This design comes from an exercise in tuning for small area and a short achievable clock period on the open sky130 flow, not from production work.
RTL that was checked went through simulation tests only; none was proved equivalent to the original.
Not every run is shown, and edits may drop behaviour that the tests do not exercise.
For runs 2 to 4, only the layout was checked, not whether the RTL still works.

Run 1, CTS result over the die:
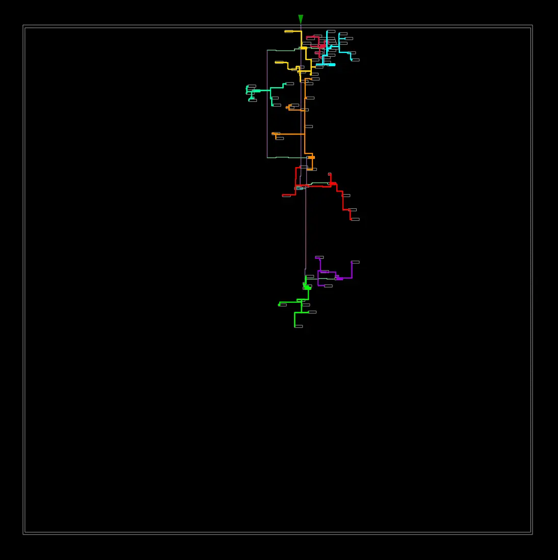
Run 1, clock wiring as the flow saved it:
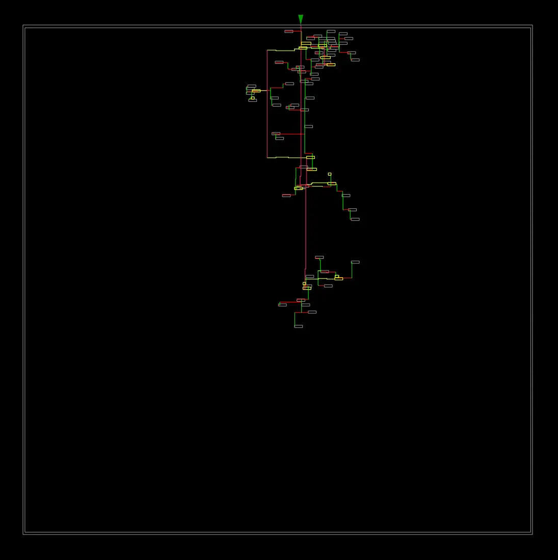
Run 1, metal 1:
Scale bar: 200 um. Supply wires on this layer in grey.
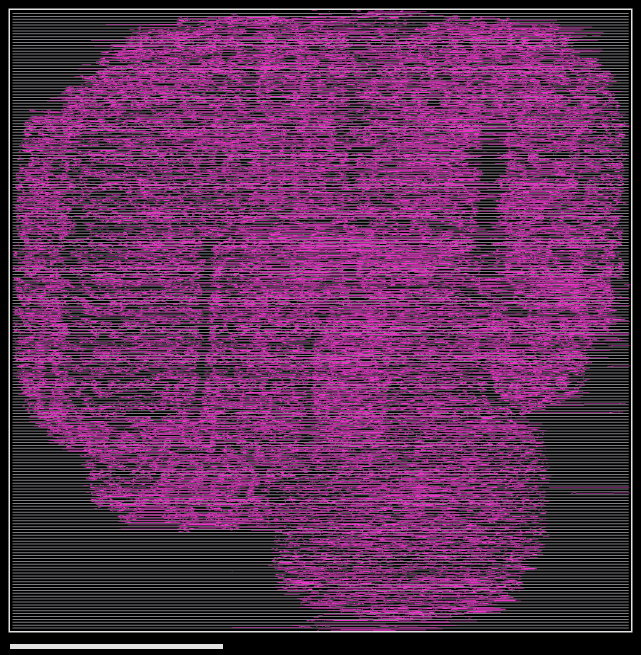
## design/flow/config.mk

```make
export PLATFORM = sky130hd
export DESIGN_NAME = alu_top
export DESIGN_NICKNAME = alu_top
export VERILOG_FILES = /design/flow/design.v
export SDC_FILE = /design/flow/constraint.sdc
export NUM_CORES = 8
export LEC_CHECK = 0
export CAP_MARGIN = 20
export CORE_MARGIN = 2
export CORE_UTILIZATION = 40
export SLEW_MARGIN = 20
```

## design/flow/constraint.sdc

```tcl
create_clock -name core_clock -period 380.0 [get_ports {clk}]
set_input_delay 76.0000 -clock core_clock [delete_from_list [all_inputs] [get_ports {clk}]]
set_output_delay 76.0000 -clock core_clock [all_outputs]
set_load 0.01 [all_outputs]
```

## design/flow/design.v

```verilog
module alu  
#(parameter N=32)  
(
    input logic[N-1:0] operand1, operand2,
    input logic[3:0] operation,
    output logic[(2*N)-1:0] alu_out
);
    always@(operand1 or operand2 or operation) 
        begin
            case(operation)
                4'b0000: alu_out = operand1 + operand2;   
                4'b0001: alu_out = operand1 - operand2;   
                4'b0010: alu_out = operand1 * operand2;   
                4'b0011: alu_out = (operand2 != 0) ? (operand1 % operand2) : 1'bx;   
                4'b0100: alu_out = (operand2 != 0) ? (operand1 / operand2) : 1'bx;   
                4'b0101: alu_out = operand1 & operand2;   
                4'b0110: alu_out = operand1 | operand2;   
                4'b0111: alu_out = operand1 ^ operand2;   
                4'b1000: alu_out = operand1 && operand2;   
                4'b1001: alu_out = operand1 || operand2;   
                4'b1010: alu_out = operand1 << 1;   
                4'b1011: alu_out = operand1 >> 1;   
                4'b1100: alu_out = operand1 == operand2;   
                4'b1101: alu_out = operand1 != operand2;   
                4'b1110: alu_out = operand1 < operand2;   
                4'b1111: alu_out = operand1 > operand2;  
            endcase
        end
endmodule
module alu_top  
#(parameter N=32)  
    (  
    input logic clk, reset,
    input logic[N-1:0]operand1, operand2,
    input logic[3:0] select,
    output logic[(2*N)-1:0] result
    );
    logic[(2*N)-1:0] alu_out; 
    alu #(.N(N)) alu_inst(
        .operand1(operand1),
        .operand2(operand2),
        .operation(select),
        .alu_out(alu_out)
        );  
    always@(posedge clk or posedge reset) begin
        if(reset == 1) begin
        result <= 0;
    end
    else begin
        result <= alu_out;
    end
  end
endmodule 
```

## design/flow/run.sh

```bash
#!/bin/bash
# synth_recipe.tcl (not shown) runs the flow's synth.tcl, then flattens the netlist and writes it again
# the make line also repeats each setting of config.mk as NAME=value (left out here)
make -C /OpenROAD-flow-scripts/flow DESIGN_CONFIG=/design/flow/config.mk WORK_HOME=/design/flow/orfs CLKGATE_MAP_FILE= SYNTH_SCRIPT=/design/flow/synth_recipe.tcl finish
```

==> impl_metrics.csv, run 1 <==
group,metric,value,unit
finish,ff_latch_area,1600,sq um
cts,cts-htree-levels,3,
routing,top_layer,"met5",
routing,drtIter0Drc,14500,
finish,multi_input_area_share,86.3,%
floorplanning,start_util,40.2,%
floorplanning,num_rows,212,
floorplanning,die_x,583,um
yosys,ys_top_cells_by_count,"ha_1 (1,914), nand2_1 (1,868), nor2_1 (1,798), inv_1 (1,487), a21oi_1 (1,440)",
sta,slew-limit-headroom,10.4,%
worst_setup_path,cp_slowest_cell,"clkdlybuf4s50_1",
finish,drive_gt1_share,11.1,%
finish,top_area_cell_class,"multi-input combinational cells",
finish,signal_buffers,836,
global_route,globalRoute.totalOverflow,0,
routing,drt-pass1-iter-count,7,
global_route,grt_util_met2,51.6,%
yosys,syn_avg_cell_area,7.37,sq um
finish,n_all_inverters,1497,
global_route,grt_use_met3,5.80,%
yosys,synth_simple_gate_area_share,23.5,%
worst_setup_path,crit_path_end_kind,"register",
yosys,synthFlopType,"dfrtp_1",
worst_setup_path,crit_path_max_incr_delay,0.77,ns
sta,drv_slew,0,
sta,layout_setup_ws,20.14,ns
finish,stdcell_count,22800,
run,cap_violations,0,
global_route,grt.busiest_layer,"met2",
finish,fillers,34400,
yosys,synth.area.top_cells,"ha_1 (18%), fa_1 (13%), a21oi_1 (5.4%)",
worst_setup_path,crit_top_cell,"o21a_1",
finish,design_area,145000,sq um
yosys,synth_edf_count,0,
worst_setup_path,critPathLaunch,"operand2[31]",
placement,dp.cells,22600,
run_status,outcome,"timing/DRC/antenna clean",
worst_setup_path,cp.arrival,360.07,ns
yosys,synth_cell_types,186,
routing,drc,0,
yosys,synth_compound_area_share,25.4,%
cts,path_clk_slew,0.07,ns
routing,wl_per_cell,25.7,um
cts,cts_resized,18,
global_route,grt_pass1_vias,132000,
finish,final-nonclk-buf-share,4.64,%
sta,max_clock_freq,2.78,MHz
routing,wl_met3,51300,um
global_route,grt_usage,33.0,%
placement,globalplace.congestion,1.07,
global_route,antenna_found_initial,51,
finish,final_cell_mix,"ha_1 (1,910), nand2_1 (1,857), nor2_1 (1,771)",
floorplanning,coreArea,333000,sq um
finish,largest_register_ffs,64,
sta,tns,0,ns
placement,hpwlAfterDp,463000,um
yosys,synth_cells,18200,
finish,nNetsFinal,21300,
routing,drt-met1-wl,235000,um
cts,cts.path.max_buffers,2,
worst_setup_path,path_buf_inv,153,
yosys,synth_xor_area_share,7.89,%
routing,ant_nets,0,
sta,fin_crit,359.86,ns
yosys,synth_area_leader_cell,"ha_1",
placement,place_ws,-2.91,ns
finish,regMostFlops,"result",
Notes on 'CTS result over the die' above:
CTS Buf Count: 9
clk root buf: clkbuf_16

Notes on 'clock wiring as the flow saved it' above:
FF+latch count: 64
clock sinks: 64
clock buffer count: 9

Notes on 'metal 1' above:
- nets with wire on the layer: 20,247
- longest straight run: 117 um
- wire length on this layer: 235 mm
- main direction: horizontal
routed wire length: 587,000 um
via count: 141,000
routing usage on met1: 41.6%

--- run 2: outline of the changes from run 1 ---
design/flow/design.v: 53 -> 5212 lines; modules unchanged: 1
  alu: edited, 29 -> 5188 lines
--- a/design/flow/config.mk
+++ b/design/flow/config.mk
@@ -6,4 +6,5 @@
 export NUM_CORES = 8
 export LEC_CHECK = 0
+export ABC_AREA = 1
 export CAP_MARGIN = 20
 export CORE_MARGIN = 2
Run 2, logic cells by family:
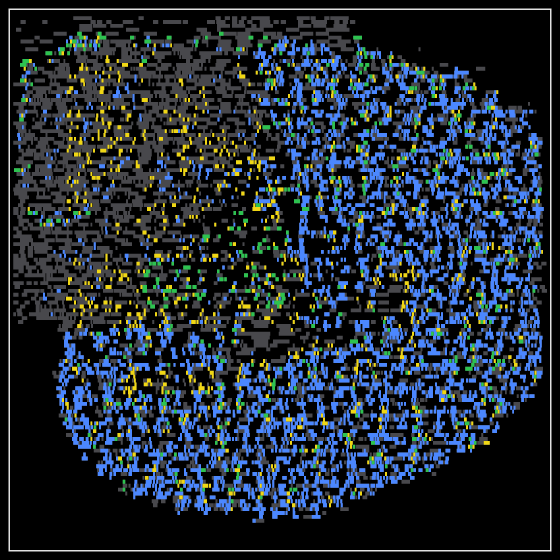
- aoi and oai cells: green (cells 475; where spread over the die)
- nand cells: blue (cells 4,561; where spread over the die)
- nor cells: yellow (cells 1,005)

Run 2, metal 1:
Scale bar: 100 um. Supply wires on this layer in grey.
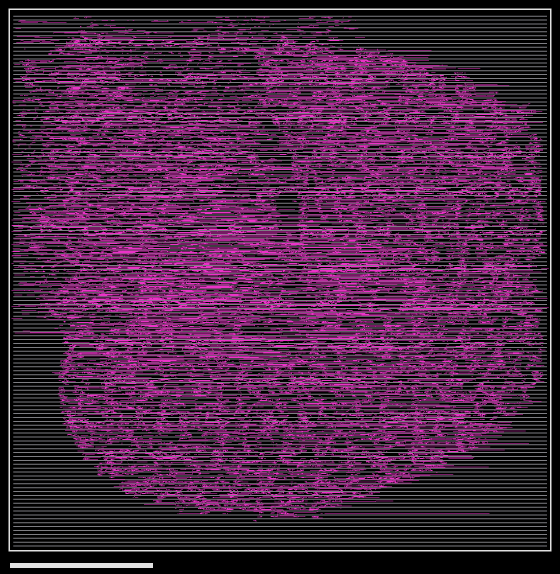
- longest straight run: 115 um
- wire length on this layer: 91.8 mm
- share of all routed wire: 41%
- main direction: horizontal
- nets with wire on the layer: 9,079

Run 2, clock wiring as the flow saved it:
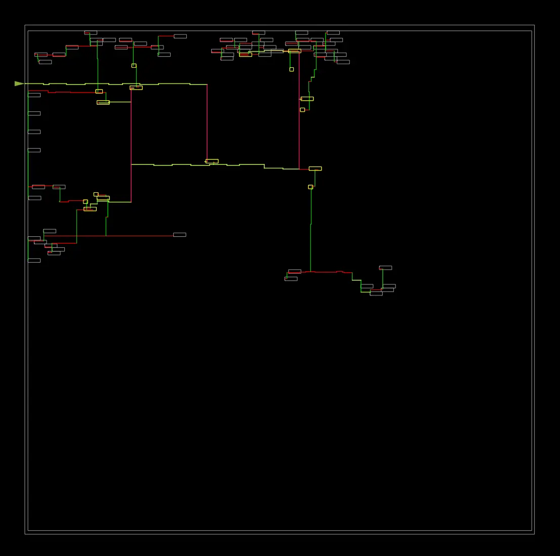
clock buffer count: 10

Run 2, pin map:
Scale bar: 100 um. Pins as bars across the die edge, other pins in grey.
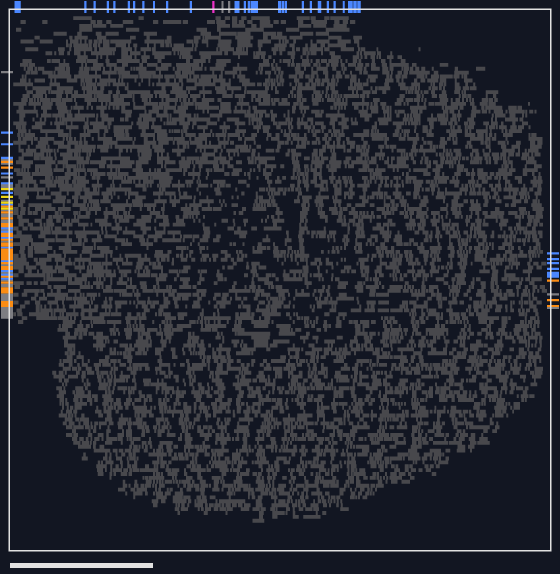
- reset: magenta (pins 1; direction input; edge north)
- operand1: orange (pins 32; direction input; edge 29 west, 3 east)
- result: blue (pins 64; direction output; edge 42 north, 15 west, 7 east)
- select: yellow (pins 4; direction input; edge west)
- all pins by edge: 77 west, 45 north, 12 east
die span in x: 377 um
die height: 377 um
number of I/O port buffers: 133

==> run 2 against run 1 <==
  * Final cell count is 52% lower
  * Die area is 58% lower
  * Worst setup slack better by 230 ns
  * Via count is 59% lower
  * Non-clock buffer count is 545 lower
  * Global-route usage is 1.6 points lower
  * Routed wire length is 62% lower
  * Count of clock-buffer cells in the layout is 1 higher
  * Largest cell class unchanged
==> impl_metrics.csv, run 2 <==
group,metric,value,unit
finish,final-clk-cell-share,0.509,%
yosys,synth_cells,9131,
yosys,syn_area,55600,sq um
cts,cts.path.max_buffers,2,
worst_setup_path,crit_top_cell,"nand2_1",
sta,tns,0,ns
floorplanning,coreArea,138000,sq um
finish,regMostFlops,"result",
floorplanning,ioPinCount,134,
yosys,synth_edf_count,0,
floorplanning,die_area,142000,sq um
global_route,grt_util_met1,39.8,%
yosys,synth_simple_gate_area_share,46.7,%
routing,drt-met1-wl,91800,um
finish,seq_share,2.81,%
cts,cts_resized,0,
finish,final-nonclk-buf-share,4.40,%
worst_setup_path,critPathLaunch,"select[3]",
global_route,globalRoute.totalOverflow,0,
worst_hold_path,hold_path_class,"in -> async",
routing,wl_per_cell,20.7,um
worst_setup_path,cp.arrival,130.93,ns
yosys,synth_xor_area_share,7.69,%
global_route,grt_util_met2,48.8,%
yosys,synth_most_common_cell,"nand2_1",
finish,final_common_cell,"nand2_1",
finish,nFlopsAndLatches,64,
worst_setup_path,path_delay_family,"simple AND/OR/NAND/NOR gates",
cts,cts-htree-levels,3,
routing,wl_met3,21800,um
cts,cts_root_buf,"clkbuf_16",
floorplanning,tap_cells,1794,
global_route,grt_usage,31.4,%
cts,path_clk_slew,0.08,ns
routing,routed_wirelength,225000,um
placement,dp.cells,10900,
sta,layout_setup_ws,249.36,ns
floorplanning,num_rows,136,
finish,largest_register_ffs,64,
worst_setup_path,path_buf_inv,15,
yosys,synth_fa_ha_area_share,19.0,%
placement,place_ws,249.50,ns
run_status,outcome,"timing/DRC/antenna clean",
routing,ant_nets,0,
finish,final_cell_mix,"nand2_1 (2,758), inv_1 (1,376), nand3_1 (964)",
sta,max_clock_freq,7.65,MHz
finish,ff_latch_area,1600,sq um
floorplanning,start_util,40.4,%
routing,top_layer,"met5",
yosys,synth.area.top_cells,"nand2_1 (19%), fa_1 (17%), inv_1 (9.3%)",
cts,cts_buffers,9,
finish,area_growth,2.59,%
finish,num-multi-input-gates,7158,
run,cap_violations,0,
worst_setup_path,crit_path_max_incr_delay,0.70,ns
cts,hold_buffers,0,
yosys,synth_cell_types,83,
yosys,synth_top_area_share,18.6,%
finish,multiInputGateArea,44200,sq um
finish,design_area,57100,sq um
yosys,ys_warn_count,2,
routing,drc,0,
yosys,syn_avg_cell_area,6.09,sq um
sta,slew-limit-headroom,24.9,%
routing,vias,58000,
routing,drtIter0Drc,5005,
yosys,ys_top_cells_by_count,"nand2_1 (2,758), inv_1 (1,380), nand3_1 (964), nor2_1 (900)",
finish,signal_buffers,291,
yosys,synth_compound_area_share,5.33,%
finish,drive_gt1_share,13.3,%
global_route,grt.busiest_layer,"met2",
finish,fillers,15000,
global_route,grt_use_met3,7.64,%
cts,cts_sinks,64,
yosys,synthArstFlopShare,100,%
yosys,synthFlopType,"dfrtp_1",
sta,fin_crit,130.64,ns
routing,drt-pass1-iter-count,8,
global_route,antenna_found_initial,4,
worst_setup_path,cp_slowest_cell,"o21ai_0",
finish,top_area_cell_class,"multi-input combinational cells",
cts,post_cts_buffers,0,
global_route,grt_pass1_vias,55400,
yosys,synth_area_leader_cell,"nand2_1",
sta,drv_slew,0,
sta,hold_viol_final,0,
finish,stdcell_count,10900,
finish,nNetsFinal,9714,
worst_setup_path,crit_path_end_kind,"register",
finish,multi_input_area_share,77.4,%
placement,globalplace.congestion,1.07,
placement,hpwlAfterDp,175000,um
finish,n_all_inverters,1556,
## Run 3: what changed since run 2
--- a/design/flow/config.mk
+++ b/design/flow/config.mk
@@ -10,3 +10,4 @@
 export CORE_MARGIN = 2
-export CORE_UTILIZATION = 40
+export CORE_UTILIZATION = 60
+export PLACE_DENSITY = 0.85
 export SLEW_MARGIN = 20
Run 3, pin map:
Scale bar: 100 um. Pins as bars across the die edge, other pins in grey.
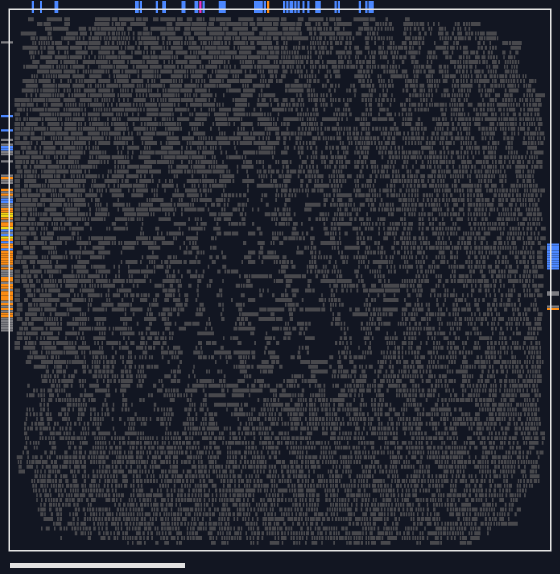
- operand1: orange (pins 32; direction input; edge 30 west, 1 east, 1 north)
- reset: magenta (pins 1; direction input; edge north)
- select: yellow (pins 4; direction input; edge west)
- result: blue (pins 64; direction output; edge 43 north, 11 east, 10 west)
- all pins by edge: 74 west, 45 north, 15 east

Run 3, metal 1:
Scale bar: 100 um. Supply wires on this layer in grey.
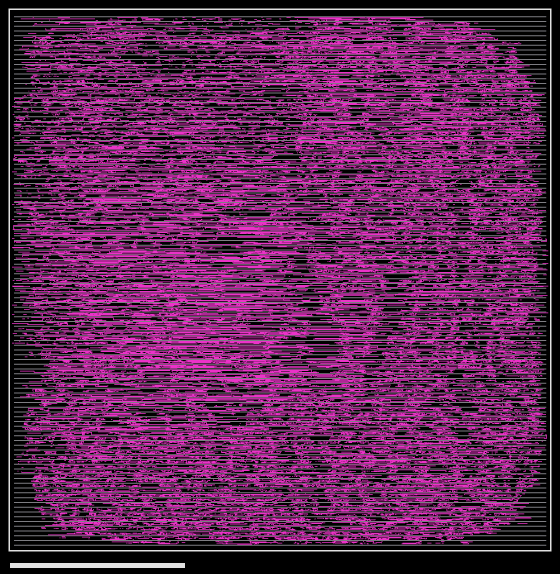
via count: 60,000
routing usage on met1: 55.0%

Run 3, logic cells by family:
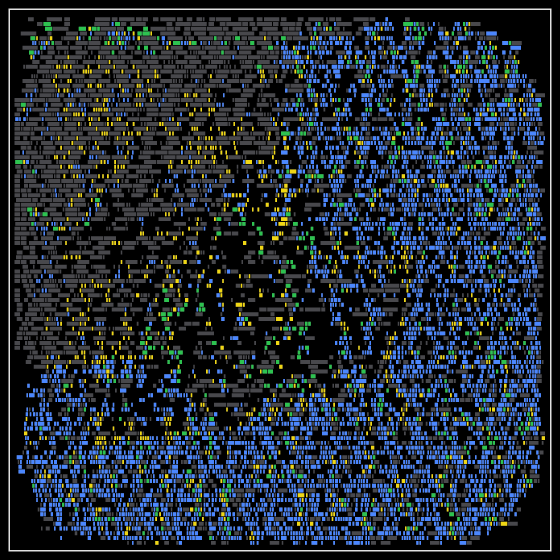
- nor cells: yellow (cells 1,005; where spread over the die)
- aoi and oai cells: green (cells 475; where spread over the die)
- nand cells: blue (cells 4,561; where spread over the die)
Non-Filler Instances: 10,300
most common cell after layout, fill and taps aside: nand2_1

Run 3, CTS result over the die:
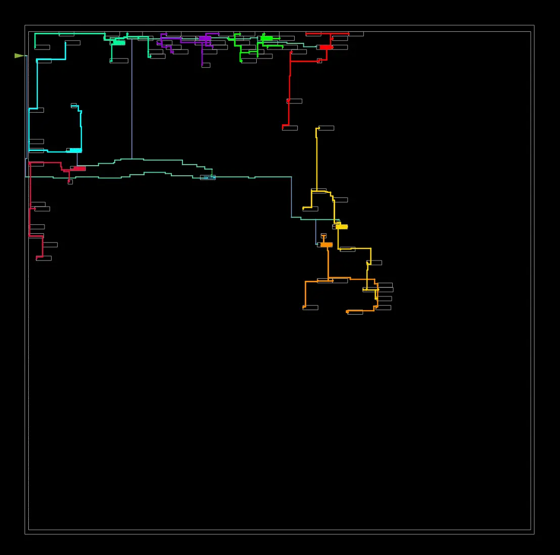
H-tree Lvls: 3

==> run 3 against run 2 <==
  * Still clean on timing, DRC and antenna
  * First-iteration DRC count up 28%
  * Sequential cell count unchanged
  * Synthesized area unchanged
  * Utilization up 20 points
  * Fmax down 1.0%
  * Synthesized cell count unchanged
  * Critical path depth down 5
  * Die area down 33%
  * Critical path type unchanged
  * Highest routed layer unchanged
==> impl_metrics.csv, run 3 <==
group,metric,value,unit
yosys,synth_fa_ha_area_share,19.0,%
sta,max_clock_freq,7.58,MHz
yosys,synth_xor_area_share,7.69,%
placement,place_ws,249.56,ns
cts,post_cts_buffers,0,
finish,nFlopsAndLatches,64,
floorplanning,die_area,95200,sq um
worst_setup_path,path_delay_family,"simple AND/OR/NAND/NOR gates",
finish,design_area,56400,sq um
run_status,outcome,"timing/DRC/antenna clean",
yosys,ys_top_cells_by_count,"nand2_1 (2,758), inv_1 (1,380), nand3_1 (964), nor2_1 (900)",
yosys,synth_most_common_cell,"nand2_1",
sta,tns,0,ns
finish,ff_latch_area,1600,sq um
routing,wl_met3,28400,um
global_route,grt_use_met3,15.7,%
finish,num-multi-input-gates,7158,
worst_setup_path,crit_top_cell,"nand2_1",
yosys,synth_cells,9131,
routing,drtIter0Drc,6396,
global_route,globalRoute.totalOverflow,0,
placement,dp.cells,10300,
worst_setup_path,critPathLaunch,"select[3]",
floorplanning,die_h,309,um
finish,fillers,8938,
run,cap_violations,0,
sta,hold_viol_final,0,
yosys,synth.area.top_cells,"nand2_1 (19%), fa_1 (17%), inv_1 (9.3%)",
finish,area_growth,1.37,%
yosys,synth_edf_count,0,
worst_setup_path,cp.arrival,132.25,ns
routing,drc,0,
floorplanning,tap_cells,1243,
yosys,syn_avg_cell_area,6.09,sq um
floorplanning,ioPinCount,134,
yosys,syn_area,55600,sq um
yosys,ys_warn_count,2,
cts,cts_resized,0,
finish,multi_input_area_share,78.4,%
finish,top_area_cell_class,"multi-input combinational cells",
finish,nNetsFinal,9712,
yosys,synth_area_leader_cell,"nand2_1",
sta,fin_crit,131.96,ns
routing,routed_wirelength,221000,um
cts,cts_sinks,64,
finish,n_all_inverters,1556,
--- run 4: outline of the changes from run 3 ---
design/flow/design.v: 5212 -> 6204 lines; modules unchanged: 1
  alu: edited, 5188 -> 6180 lines
--- a/design/flow/config.mk
+++ b/design/flow/config.mk
@@ -6,8 +6,6 @@
 export NUM_CORES = 8
 export LEC_CHECK = 0
-export ABC_AREA = 1
 export CAP_MARGIN = 20
 export CORE_MARGIN = 2
-export CORE_UTILIZATION = 60
-export PLACE_DENSITY = 0.85
+export CORE_UTILIZATION = 40
 export SLEW_MARGIN = 20
Run 4, logic cells by family:
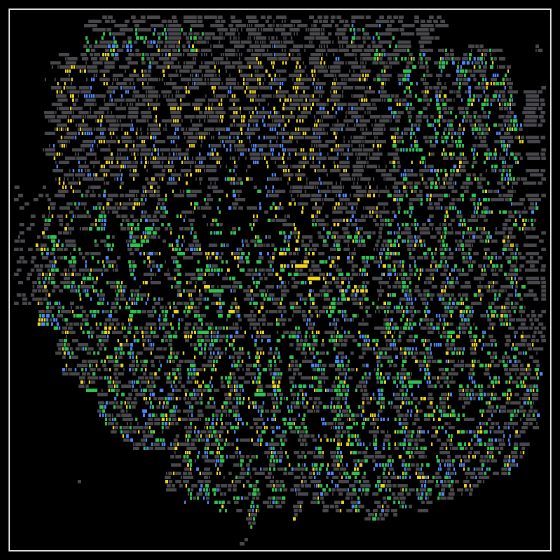
- nor cells: yellow (cells 973; where spread over the die)
- aoi and oai cells: green (cells 1,247; where spread over the die)
- nand cells: blue (cells 904; where spread over the die)
multi-input gate share of total cell area: 82.3%
most common cell after layout, fill and taps aside: inv_1

Run 4, clock wires, drivers and flops:
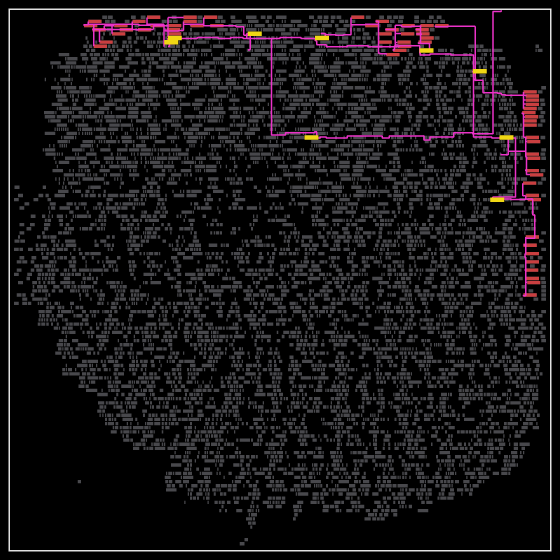
- clock wires: magenta (length 1,470 um)
- clock-net drivers: yellow (count 9)
- flip-flops: red (count 64)
- routed clock nets: 10

Run 4, clock wiring as the flow saved it:
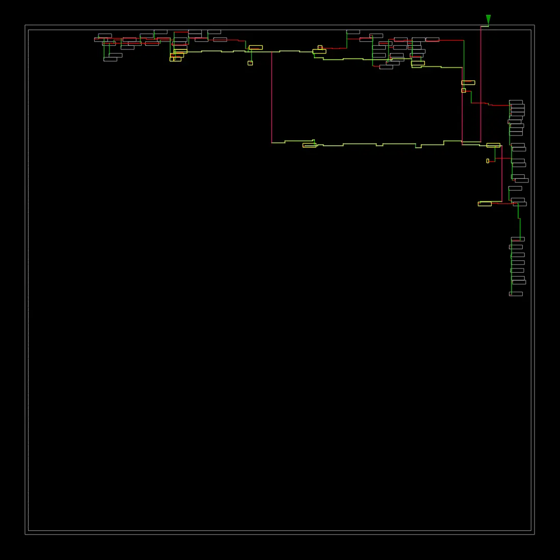
clock buffer count: 11

Run 4, CTS result over the die:
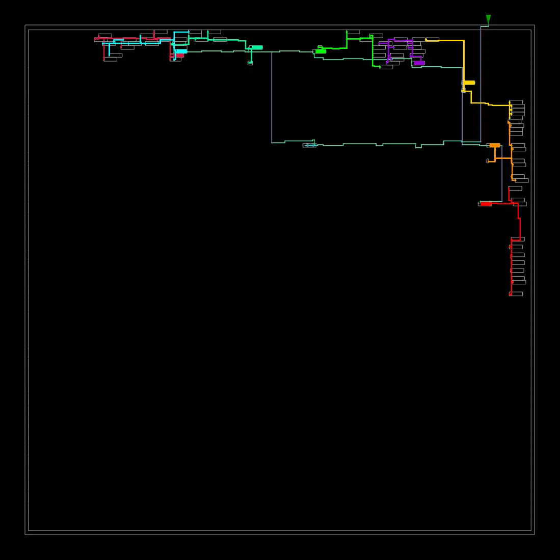

==> run 4 against run 3 <==
  * Still clean
  * Via count down 14%
  * Sequential cell count unchanged
  * Hold slack worse by 0.049 ns
  * Utilization down 18 points
  * Sequential share of layout area up 0.16 points
  * Fmax down 24%
  * Non-clock buffer count up 36
  * Synthesized area down 12%
  * First-iteration DRC count down 3.5%
  * Critical path depth down 90
  * Critical endpoint is now result[63]
  * Largest cell class unchanged
==> impl_metrics.csv, run 4 <==
group,metric,value,unit
run_status,outcome,"timing/DRC/antenna clean",
worst_setup_path,path_delay_family,"compound AO/OA/AOI/OAI gates",
worst_hold_path,hold_path_class,"in -> async",
finish,stdcell_count,8106,
finish,largest_register_ffs,64,
cts,cts.path.max_buffers,2,
floorplanning,coreArea,122000,sq um
cts,cts_buffers,9,
finish,drive_gt1_share,6.36,%
yosys,synth_fa_ha_area_share,38.6,%
worst_setup_path,cp_slowest_cell,"nor3_1",
worst_setup_path,path_buf_inv,23,
yosys,syn_area,49100,sq um
sta,tns,0,ns
routing,drt-pass1-iter-count,10,
floorplanning,num_rows,128,
yosys,synth_compound_area_share,22.9,%
yosys,syn_avg_cell_area,7.66,sq um
global_route,grt_util_met2,56.0,%
finish,area_growth,8.78,%
cts,path_clk_slew,0.06,ns
sta,fin_crit,172.92,ns
cts,hold_buffers,0,
cts,cts-htree-levels,3,
finish,ff_latch_area,1600,sq um
finish,final-clk-cell-share,0.513,%
global_route,grt.busiest_layer,"met2",
global_route,grt_use_met3,11.2,%
worst_setup_path,crit_path_end_kind,"register",
yosys,ys_warn_count,2,
routing,drt-met1-wl,89600,um
yosys,synth_simple_gate_area_share,18.7,%
routing,routed_wirelength,238000,um
global_route,grt_usage,37.1,%
yosys,synth_area_leader_cell,"fa_1",
routing,ant_nets,0,
sta,max_clock_freq,5.78,MHz
cts,cts_resized,0,
routing,drtIter0Drc,6175,
yosys,synth_most_common_cell,"nor2_1",
routing,wl_per_cell,29.3,um
cts,post_cts_buffers,0,
finish,seq_share,3.00,%
floorplanning,ioPinCount,134,
yosys,synth_cell_types,105,
floorplanning,die_x,354,um
worst_setup_path,critPathLaunch,"select[3]",
cts,cts_root_buf,"clkbuf_16",
worst_setup_path,cp.arrival,173.15,ns
cts,cts_sinks,64,
worst_setup_path,crit_path_max_incr_delay,1.00,ns
finish,nNetsFinal,7694,
floorplanning,die_h,354,um
yosys,synth_cells,6411,
placement,dp.cells,8084,
routing,drc,0,
yosys,synth_xor_area_share,6.64,%
routing,top_layer,"met5",
yosys,synth_edf_count,0,
global_route,globalRoute.totalOverflow,0,
sta,slew-limit-headroom,10.5,%
finish,top_area_cell_class,"multi-input combinational cells",
floorplanning,start_util,40.3,%
placement,portBuffers,133,
sta,hold_viol_final,0,
yosys,ys_top_cells_by_count,"nor2_1 (712), inv_1 (711), nand2_1 (656), fa_1 (600), ha_1 (554)",
placement,globalplace.congestion,1.09,
floorplanning,die_area,126000,sq um
global_route,grt_util_met1,46.3,%
placement,place_ws,209.36,ns
yosys,synthFlopType,"dfrtp_1",
finish,regMostFlops,"result",
sta,layout_setup_ws,207.09,ns
global_route,grt_pass1_vias,51100,
finish,fillers,12500,
sta,drv_slew,0,
routing,wl_met3,30100,um
yosys,synthArstFlopShare,100,%

==> notes/layouts.md <==
Pictures saved along the way, in no particular order.

Clock wires, drivers and flops.
picture 1
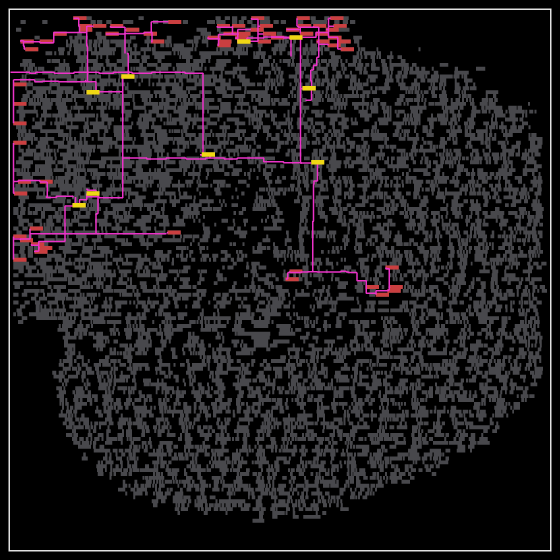
picture 2
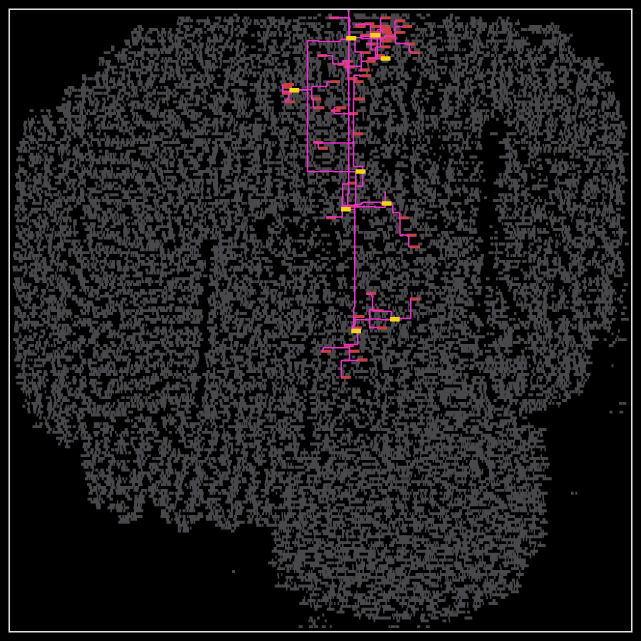
picture 3
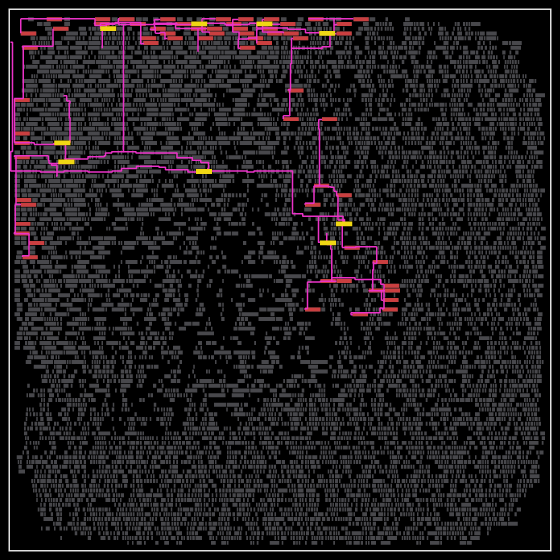
run 3 -> picture 3
run 2 -> picture 1
run 1 -> picture 2

Key to picture 1:
- clock wires: magenta (length 1,800 um)
- flip-flops: red (count 64)
- clock-net drivers: yellow (count 9)
- routed clock nets: 10

what the ideal ports hide:
The flow's constraints put no driver on any port. The routed layouts listed below were extracted and timed again, unchanged, in two steps. Step 1 (the two cells are an assumption about what drives the block):
set clk [get_ports {clk}]
set_driving_cell -lib_cell sky130_fd_sc_hd__clkbuf_16 $clk
set_driving_cell -lib_cell sky130_fd_sc_hd__buf_2 [delete_from_list [all_inputs] $clk]
Step 2 adds t to the input delays and takes it off the output delays; t is the mean of the earliest and latest rising clock arrival at the registers after step 1. Input paths then give back, and output paths get back, about the clock's delay inside the block. a / b / c = ideal ports / drivers / drivers and shift; a / b = the first two.
run | shift t [ns] | setup slack, ns | worst register clock-pin slew, ns | pins driven straight from the clock port
run 1 | 0.462 | 20.145 / 20.150 / 19.688 | 0.08 / 0.08 | 1
run 2 | 0.446 | 249.356 / 249.391 / 248.945 | 0.08 / 0.08 | 1
run 3 | 0.447 | 248.043 / 248.074 / 247.627 | 0.07 / 0.07 | 1
run 4 | 0.448 | 207.085 / 207.065 / 206.617 | 0.06 / 0.06 | 1
After both steps every run listed still meets setup and hold. For run 4, which loses most, drivers alone change the setup slack by -0.020 ns; drivers and shift together by -0.468 ns.
